From an optimization exercise on the open Yosys and OpenROAD flow, aimed at small area, a short achievable clock period and few clock cycles; shortcuts taken in it are not production practice.
In this exercise RTL edits were held to simulation tests only and were not proved equivalent to the original.

### Placed cells, one color a class

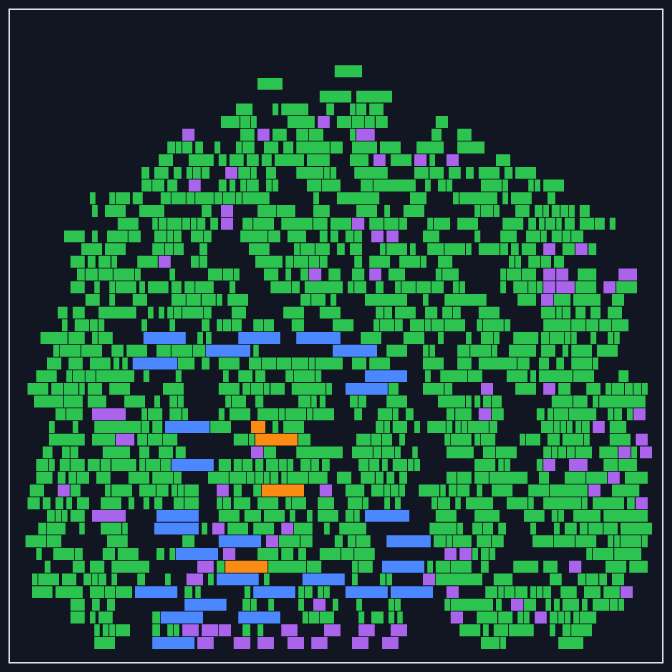
### Clock tree branches

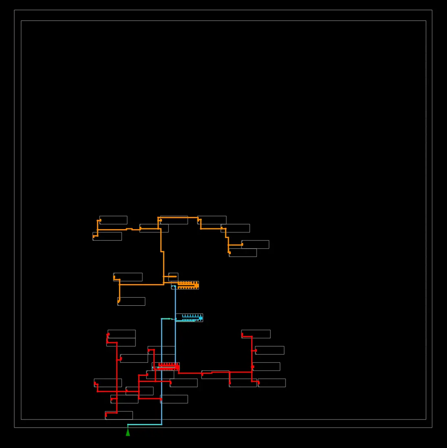
### Cell sizes after repair

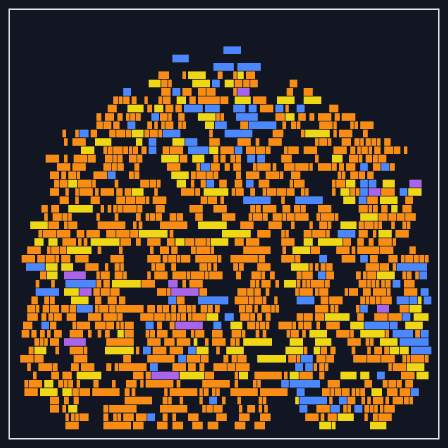
### Metal 3

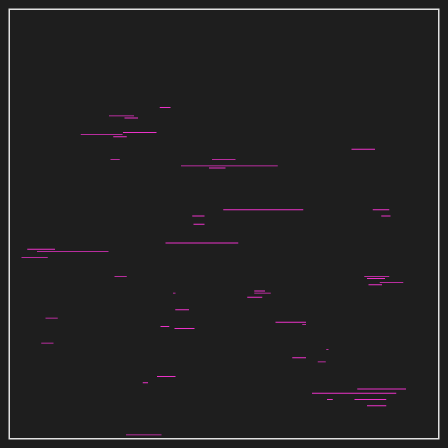
### Wiring heat map

The bar under the picture is 50 um long. 28 x 28 tiles, from black (low) to pale yellow (high), scaled to the fullest tile. Values are wire area over tile area, all layers added.
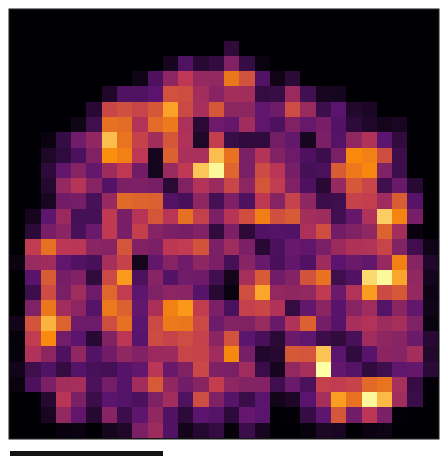
===== design/flow/design.v =====
module enigma_core (
  input  wire       clk,
  input  wire       rst_n,
  input  wire       ena,
  input  wire [4:0] din,         
  input  wire       confirm,     
  input  wire       reset_btn,   
  output reg  [4:0] dout,
  output reg        valid
);
  function [4:0] ROT3_FWD;
    input [4:0] i;
    begin
      case (i)
        5'd0:  ROT3_FWD = 5'd1;  5'd1:  ROT3_FWD = 5'd3;  5'd2:  ROT3_FWD = 5'd5;  5'd3:  ROT3_FWD = 5'd7;
        5'd4:  ROT3_FWD = 5'd9;  5'd5:  ROT3_FWD = 5'd11; 5'd6:  ROT3_FWD = 5'd2;  5'd7:  ROT3_FWD = 5'd15;
        5'd8:  ROT3_FWD = 5'd17; 5'd9:  ROT3_FWD = 5'd19; 5'd10: ROT3_FWD = 5'd23; 5'd11: ROT3_FWD = 5'd21;
        5'd12: ROT3_FWD = 5'd25; 5'd13: ROT3_FWD = 5'd13; 5'd14: ROT3_FWD = 5'd24; 5'd15: ROT3_FWD = 5'd4;
        5'd16: ROT3_FWD = 5'd8;  5'd17: ROT3_FWD = 5'd22; 5'd18: ROT3_FWD = 5'd6;  5'd19: ROT3_FWD = 5'd0;
        5'd20: ROT3_FWD = 5'd10; 5'd21: ROT3_FWD = 5'd12; 5'd22: ROT3_FWD = 5'd20; 5'd23: ROT3_FWD = 5'd18;
        5'd24: ROT3_FWD = 5'd16; 5'd25: ROT3_FWD = 5'd14;
        default: ROT3_FWD = 5'd0;
      endcase
    end
  endfunction
  function [4:0] ROT1_FWD;
    input [4:0] i;
    begin
      case (i)
        5'd0:  ROT1_FWD = 5'd4;  5'd1:  ROT1_FWD = 5'd10; 5'd2:  ROT1_FWD = 5'd12; 5'd3:  ROT1_FWD = 5'd5;
        5'd4:  ROT1_FWD = 5'd11; 5'd5:  ROT1_FWD = 5'd6;  5'd6:  ROT1_FWD = 5'd3;  5'd7:  ROT1_FWD = 5'd16;
        5'd8:  ROT1_FWD = 5'd21; 5'd9:  ROT1_FWD = 5'd25; 5'd10: ROT1_FWD = 5'd13; 5'd11: ROT1_FWD = 5'd19;
        5'd12: ROT1_FWD = 5'd14; 5'd13: ROT1_FWD = 5'd22; 5'd14: ROT1_FWD = 5'd24; 5'd15: ROT1_FWD = 5'd7;
        5'd16: ROT1_FWD = 5'd23; 5'd17: ROT1_FWD = 5'd20; 5'd18: ROT1_FWD = 5'd18; 5'd19: ROT1_FWD = 5'd15;
        5'd20: ROT1_FWD = 5'd0;  5'd21: ROT1_FWD = 5'd8;  5'd22: ROT1_FWD = 5'd1;  5'd23: ROT1_FWD = 5'd17;
        5'd24: ROT1_FWD = 5'd2;  5'd25: ROT1_FWD = 5'd9;
        default: ROT1_FWD = 5'd0;
      endcase
    end
  endfunction
  function [4:0] ROT4_FWD;
    input [4:0] i;
    begin
      case (i)
        5'd0:  ROT4_FWD = 5'd4;  5'd1:  ROT4_FWD = 5'd18; 5'd2:  ROT4_FWD = 5'd14; 5'd3:  ROT4_FWD = 5'd21;
        5'd4:  ROT4_FWD = 5'd15; 5'd5:  ROT4_FWD = 5'd25; 5'd6:  ROT4_FWD = 5'd9;  5'd7:  ROT4_FWD = 5'd0;
        5'd8:  ROT4_FWD = 5'd24; 5'd9:  ROT4_FWD = 5'd16; 5'd10: ROT4_FWD = 5'd20; 5'd11: ROT4_FWD = 5'd8;
        5'd12: ROT4_FWD = 5'd17; 5'd13: ROT4_FWD = 5'd7;  5'd14: ROT4_FWD = 5'd23; 5'd15: ROT4_FWD = 5'd11;
        5'd16: ROT4_FWD = 5'd13; 5'd17: ROT4_FWD = 5'd5;  5'd18: ROT4_FWD = 5'd19; 5'd19: ROT4_FWD = 5'd6;
        5'd20: ROT4_FWD = 5'd10; 5'd21: ROT4_FWD = 5'd3;  5'd22: ROT4_FWD = 5'd2;  5'd23: ROT4_FWD = 5'd12;
        5'd24: ROT4_FWD = 5'd22; 5'd25: ROT4_FWD = 5'd1;
        default: ROT4_FWD = 5'd0;
      endcase
    end
  endfunction
  function [4:0] UKWB_FWD;
    input [4:0] i;
    begin
      case (i)
        5'd0:  UKWB_FWD = 5'd24; 5'd1:  UKWB_FWD = 5'd17; 5'd2:  UKWB_FWD = 5'd20; 5'd3:  UKWB_FWD = 5'd7;
        5'd4:  UKWB_FWD = 5'd16; 5'd5:  UKWB_FWD = 5'd18; 5'd6:  UKWB_FWD = 5'd11; 5'd7:  UKWB_FWD = 5'd3;
        5'd8:  UKWB_FWD = 5'd15; 5'd9:  UKWB_FWD = 5'd23; 5'd10: UKWB_FWD = 5'd13; 5'd11: UKWB_FWD = 5'd6;
        5'd12: UKWB_FWD = 5'd14; 5'd13: UKWB_FWD = 5'd10; 5'd14: UKWB_FWD = 5'd12; 5'd15: UKWB_FWD = 5'd8;
        5'd16: UKWB_FWD = 5'd4;  5'd17: UKWB_FWD = 5'd1;  5'd18: UKWB_FWD = 5'd5;  5'd19: UKWB_FWD = 5'd25;
        5'd20: UKWB_FWD = 5'd2;  5'd21: UKWB_FWD = 5'd22; 5'd22: UKWB_FWD = 5'd21; 5'd23: UKWB_FWD = 5'd9;
        5'd24: UKWB_FWD = 5'd0;  5'd25: UKWB_FWD = 5'd19;
        default: UKWB_FWD = 5'd0;
      endcase
    end
  endfunction
  localparam [4:0] NOTCH_I   = 5'd16;  
  localparam [4:0] NOTCH_III = 5'd21;  
  reg [4:0] pos_r, pos_m, pos_l;
  reg       busy;
  reg [4:0] din_q;
  wire      notch_r, notch_m;
  reg [4:0] s0, s1, s2, s3, s4, s5, s6, res;
  function [4:0] add26;
    input [5:0] a;
    reg   [5:0] t;
    begin
      t = a;
      if (t >= 6'd26) t = t - 6'd26;   
      add26 = t[4:0];
    end
  endfunction
  function [4:0] rotor_fwd;
    input [4:0] sym;
    input [4:0] pos;
    input [1:0] which;      
    reg   [4:0] idx, o;
    begin
      idx = add26(sym + pos);
      if (which==2'd0)       o = ROT3_FWD(idx);
      else if (which==2'd1)  o = ROT1_FWD(idx);
      else                   o = ROT4_FWD(idx);
      rotor_fwd = add26(o + 6'd26 - pos);
    end
  endfunction
  function [4:0] rotor_inv;
    input [4:0] sym;
    input [4:0] pos;
    input [1:0] which;     
    integer k;
    reg [4:0] tgt, idx;
    begin
      tgt = add26(sym + pos);
      idx = 5'd0;
      if (which==2'd0) begin
        for (k=0;k<26;k=k+1) if (ROT3_FWD(k)==tgt) idx = k;    
      end else if (which==2'd1) begin
        for (k=0;k<26;k=k+1) if (ROT1_FWD(k)==tgt) idx = k;
      end else begin
        for (k=0;k<26;k=k+1) if (ROT4_FWD(k)==tgt) idx = k;
      end
      rotor_inv = add26(idx + 6'd26 - pos);
    end
  endfunction
  function [4:0] refl;
    input [4:0] sym;
    begin
      refl = UKWB_FWD(sym);
    end
  endfunction
  assign notch_r = (pos_r == NOTCH_III);
  assign notch_m = (pos_m == NOTCH_I);
  always @* begin
    s0  = din_q;
    s1  = rotor_fwd(s0, pos_r, 2'd0);
    s2  = rotor_fwd(s1, pos_m, 2'd1);
    s3  = rotor_fwd(s2, pos_l, 2'd2);
    s4  = refl(s3);
    s5  = rotor_inv(s4, pos_l, 2'd2);
    s6  = rotor_inv(s5, pos_m, 2'd1);
    res = rotor_inv(s6, pos_r, 2'd0);
  end
  always @(posedge clk or negedge rst_n) begin
    if (!rst_n) begin
      pos_r <= 5'd12;
      pos_m <= 5'd11;
      pos_l <= 5'd25;
      busy  <= 1'b0;
      valid <= 1'b0;
      dout  <= 5'd0;
      din_q <= 5'd0;
    end else if (ena) begin
      valid <= 1'b0;
      if (reset_btn) begin
        pos_r <= 5'd12; pos_m <= 5'd11; pos_l <= 5'd25;
      end
      if (confirm && !busy && (din < 5'd26)) begin
        busy  <= 1'b1;
        din_q <= din;
        pos_l <= add26(pos_l + (notch_m ? 6'd1 : 6'd0));
        pos_m <= add26(pos_m + ((notch_r || notch_m) ? 6'd1 : 6'd0));
        pos_r <= add26(pos_r + 6'd1);
      end
      if (busy) begin
        dout  <= res;
        valid <= 1'b1;
        busy  <= 1'b0;
      end
    end
  end
endmodule

===== design/flow/constraint.sdc =====
create_clock -name core_clock -period 27.0 [get_ports {clk}]
set_input_delay 5.4000 -clock core_clock [delete_from_list [all_inputs] [get_ports {clk}]]
set_output_delay 5.4000 -clock core_clock [all_outputs]
set_load 0.01 [all_outputs]

===== design/flow/run.sh =====
#!/bin/bash
# synth_recipe.tcl (not shown) runs the flow's synth.tcl, then flattens the netlist and writes it again
# the make line also repeats each setting of config.mk as NAME=value (left out here)
make -C /OpenROAD-flow-scripts/flow DESIGN_CONFIG=/design/flow/config.mk WORK_HOME=/design/flow/orfs CLKGATE_MAP_FILE= SYNTH_SCRIPT=/design/flow/synth_recipe.tcl finish

===== design/flow/config.mk =====
export PLATFORM = sky130hd
export DESIGN_NAME = enigma_core
export DESIGN_NICKNAME = enigma_core
export VERILOG_FILES = /design/flow/design.v
export SDC_FILE = /design/flow/constraint.sdc
export NUM_CORES = 4
export LEC_CHECK = 0
export CAP_MARGIN = 20
export CORE_MARGIN = 2
export CORE_UTILIZATION = 40
export SLEW_MARGIN = 20

==> metrics.md <==
| Metric | Value |
|---|---|
| Row count | `49` |
| Fmax | `0.0392 GHz` |
| Ys flop type | `dfrtp_1` |
| Inst Count DP | `1,222` |
| Initial Utilization | `40.8%` |
| Crit path max fanout | `9` |
| Worst Path Required | `27.15 ns` |
| Global-route wire length before repair | `27.5 mm` |
| I/O Buffers | `15` |
| DRC Markers | `0` |
| Die area | `0.0195 mm^2` |
| Avg Cell Area, Syn | `7.65 um^2` |
| Iteration-0 DRC Markers | `297` |
| Cells after synthesis | `961` |
| Final nets | `1,167` |
| Cts bufs inserted | `3` |
| Final Hold Vio Count | `0` |
| DRT Pass-1 Iters | `5` |
| Hold_buf cts | `0` |
| Library cells used by synthesis | `88` |
| Antenna-violating nets left | `0` |
| Hold crit path type | `flip-flop to flip-flop` |
| CTS Buffer Depth | `2` |
| Period utilization | `94.4%` |
| Sequential share of the synthesized area | `9.32%` |
| Number of nets produced by synthesis | `1,110` |
| CP peak stage delay | `0.54 ns` |
| RD Place Congestion | `0.825` |
| Synthesis warning total | `1` |
| Fillers | `1,813` |
| Layout cells sized above 1 | `20.3%` |
| Vias in the first global route | `5,977` |
| Clock Skew | `0.00407 ns` |
| Asr flop ratio synth | `100%` |
| Core box area | `0.0180 mm^2` |
| Footprint of the multi-input gates | `0.00671 mm^2` |
| Global route overflow | `0` |
| Initial antenna violation count | `0` |
| Max Slew Vio Count | `0` |
| Dpl hpwl | `12.9 mm` |
| Tmin final | `25.50 ns` |
| Least-Margin Pin Slew | `0.700 ns` |
| Worst-path clk slew | `0.07 ns` |
| Max_cap viols | `0` |
| #FFs+latches synth | `27` |
| Finish-stage setup viols | `0` |
| Ports | `16` |
| Relative max-transition margin | `52.7%` |
| Reg area | `686 um^2` |
| Worst setup path category | `flip-flop to flip-flop` |
| Critical Path Most Common Cell | `ha_1` |
| Most common cell after layout, fill and taps aside | `ha_1` |
| Synthesized area | `0.00735 mm^2` |
| Crit end category | `flip-flop` |
| Setup TNS | `0 ns` |
| CTS tree | `done` |
| Finished Layout Cells | `1,246` |
| Vias/cell | `5.54` |
| Startpoint types | `flip-flop` |
| Slowest cell on crit path | `or4_1` |
| Clock Latency Late Sink | `0.27 ns` |
| Number of synthesized flops with an enable pin | `0` |
| Run status | `finished clean` |
| Die H | `140 um` |
| N_diodes | `0` |
| DIE WIDTH | `140 um` |
| Largest net degree at the start of global routing | `28` |
| Critical path arrival | `25.64 ns` |
| Most frequent cells in the layout | `ha_1 (119), inv_1 (113), nand2_1 (84)` |
Testbench counts, summed over its fixed seeds: cycles 32,000.
Back to the opening pictures, 'Placed cells, one color a class':
Key: green = combinational and other logic [cells 910]; blue = sequential cells [cells 27]; purple = remaining buffers and delay cells [cells 76]; orange = clock drivers and dummy loads [cells 4]
fin util: 49.2%
fraction of area in registers: 7.74%

Back to the opening pictures, 'Clock tree branches':
htree depth: 1
Clock Root Buffer: clkbuf_16
CTS sink count: 27

Back to the opening pictures, 'Cell sizes after repair':
Key: blue = _3 and _4 cells [cells 90, most used buf_4]; orange = _0 and _1 cells [cells 811, most used ha_1]; purple = _6 and larger [cells 11, most used buf_6]; yellow = _2 cells [cells 105, most used a21oi_2]
Final WS setup: 1.50 ns
design area: 0.00886 mm^2
bufs w/o clock: 76
synthesis-to-finish area growth: 20.5%

Back to the opening pictures, 'Metal 3':
The wires run mostly horizontal. 43 nets have wire on it.
via count: 6,897
grt met3 use: 0.516%

Back to the opening pictures, 'Wiring heat map':
The emptiest ninth of the die: top right. The fullest tile reaches 0.50. The mean over all tiles is 0.13. 25% of the tiles are nearly empty. 18% of the tiles are over half the peak.
WL/cell: 13.8 um
Total GRT Usage: 16.1%
Detailed Route WL: 17.2 mm

==> area by class of cell <==
type / instances / area share (%)
Multi-Input combinational cell: 793 / 75.8
Sequential cell: 27 / 7.74
Timing Repair Buffer: 76 / 7.36
Inverter: 117 / 4.96
Tap cell: 229 / 3.23
Clock buffer: 3 / 0.847
Clock inverter: 1 / 0.0989
==> kinds of logic after synthesis <==
group           count (synthesis)  share of synthesized area, %
simple gates                  256                          16.9
buf+inv                       141                          7.55
mux                            37                          5.24
xor+xnor                       66                          7.96
compound gates                294                          28.0
fa+ha+maj                     140                          25.0
flops                          27                          9.32
==> per-layer routing <==
| layer | wire length [um] | track usage, % | vias to the layer above |
|---|---|---|---|
| met1 | 8430 | 23.3 | 3224 |
| li1 | - | - | 3571 |
| met2 | 8310 | 27.7 | 95 |
| met4 | 78 | 1.63 | 0 |
| met5 | 0 | 0 | - |
| met3 | 359 | 0.516 | 7 |
==> path summary, 6_finish.rpt <==
check | slack, ns | cells past startpoint | from | endpoint
min in group asynchronous | 5.50 | 2 | rst_n | dout[3]
hold reg to reg | 0.48 | 2 | dout[3] | dout[3]
setup reg to reg | 1.50 | 137 | pos_r[0] | dout[3]
setup / recovery | 1.50 | 137 | pos_r[0] | dout[3]
max in group asynchronous | 21.19 | 2 | rst_n | pos_m[3]
hold / removal | 0.48 | 2 | dout[3] | dout[3]
==> worst max-delay path: cells and delay by family (launching register included) <==
| kind | cells | cell delay, ns |
|---|---|---|
| AO/OA/AOI/OAI | 48 | 7.86 |
| XOR/XNOR | 13 | 2.38 |
| adder cells (fa/ha/maj) | 28 | 7.31 |
| buffers and inverters | 22 | 1.80 |
| flip-flops | 1 | 0.38 |
| multiplexers | 8 | 1.67 |
| AND/OR/NAND/NOR | 18 | 3.96 |
==> synthesized netlist by cell type (9+ instances only) <==
| master | count | share of area (%) |
|---|---|---|
| mux2i_1 | 25 | 3.4 |
| mux2_2 | 11 | 1.7 |
| o21a_1 | 10 | 1.0 |
| a21o_1 | 24 | 2.5 |
| o21ai_0 | 48 | 3.3 |
| nor2b_1 | 15 | 1.3 |
| a21oi_1 | 71 | 4.8 |
| xnor2_1 | 49 | 5.8 |
| a22oi_1 | 9 | 0.92 |
| xor2_1 | 16 | 1.9 |
| a31oi_1 | 9 | 0.77 |
| clkbuf_1 | 18 | 0.92 |
| dfrtp_1 | 19 | 6.5 |
| nand3_1 | 22 | 1.5 |
| fa_1 | 12 | 3.3 |
| nor2_1 | 63 | 3.2 |
| nand2_1 | 85 | 4.3 |
| nor3_1 | 11 | 0.75 |
| ha_1 | 127 | 22 |
| inv_1 | 116 | 5.9 |
| o211ai_1 | 10 | 1.0 |
| o22ai_1 | 10 | 0.85 |
==> sequential cells by signal, indices dropped and copies added (netlist names) <==
name / flops
pos_l: 5
pos_m: 5
busy: 1
pos_r: 5
dout: 5
din_q: 5
valid: 1
==> per-stage QoR <==
stage	worst slack, ns	instance area (um^2)	hold slack [ns]
after global routing	-0.321	8860	0.520
after detailed placement	-0.0198	7980	0.471
after CTS	0.0165	8080	0.488
after floorplan	0.825	7350	0.450
final	1.50	8860	0.481
after global placement	0.293	7980	0.460
==> what timing repair did <==
item,CTS,global route
buffers inserted,0,20
setup endpoints to repair,4,5
pin swaps,0,45
hold endpoints to repair,0,0
gates resized for setup,2,128

[afterwards: timing with drivers on the ports]
Ports are ideal in the flow. The routed layout listed here was re-timed in OpenROAD. Step 1 assumes that a clkbuf_16 drives the clock port and a buf_2 every other input. Step 2 times the ports against the registers' clock, not the clock port: input delays grow and output delays shrink by t, the midpoint of the rising clock arrivals with the driver on. a / b / c = ideal ports / drivers / drivers and shift; a / b = the first two.
t, ns: 0.295
setup WS [ns]: 1.502 / 1.502 / 1.502
worst setup path after step 2: register to register
worst slew at a driven data input, ns: 0.03
After both steps setup and hold are still met in this run. The setup slack of this run moves by 0.000 ns with the drivers and by 0.000 ns with both steps.
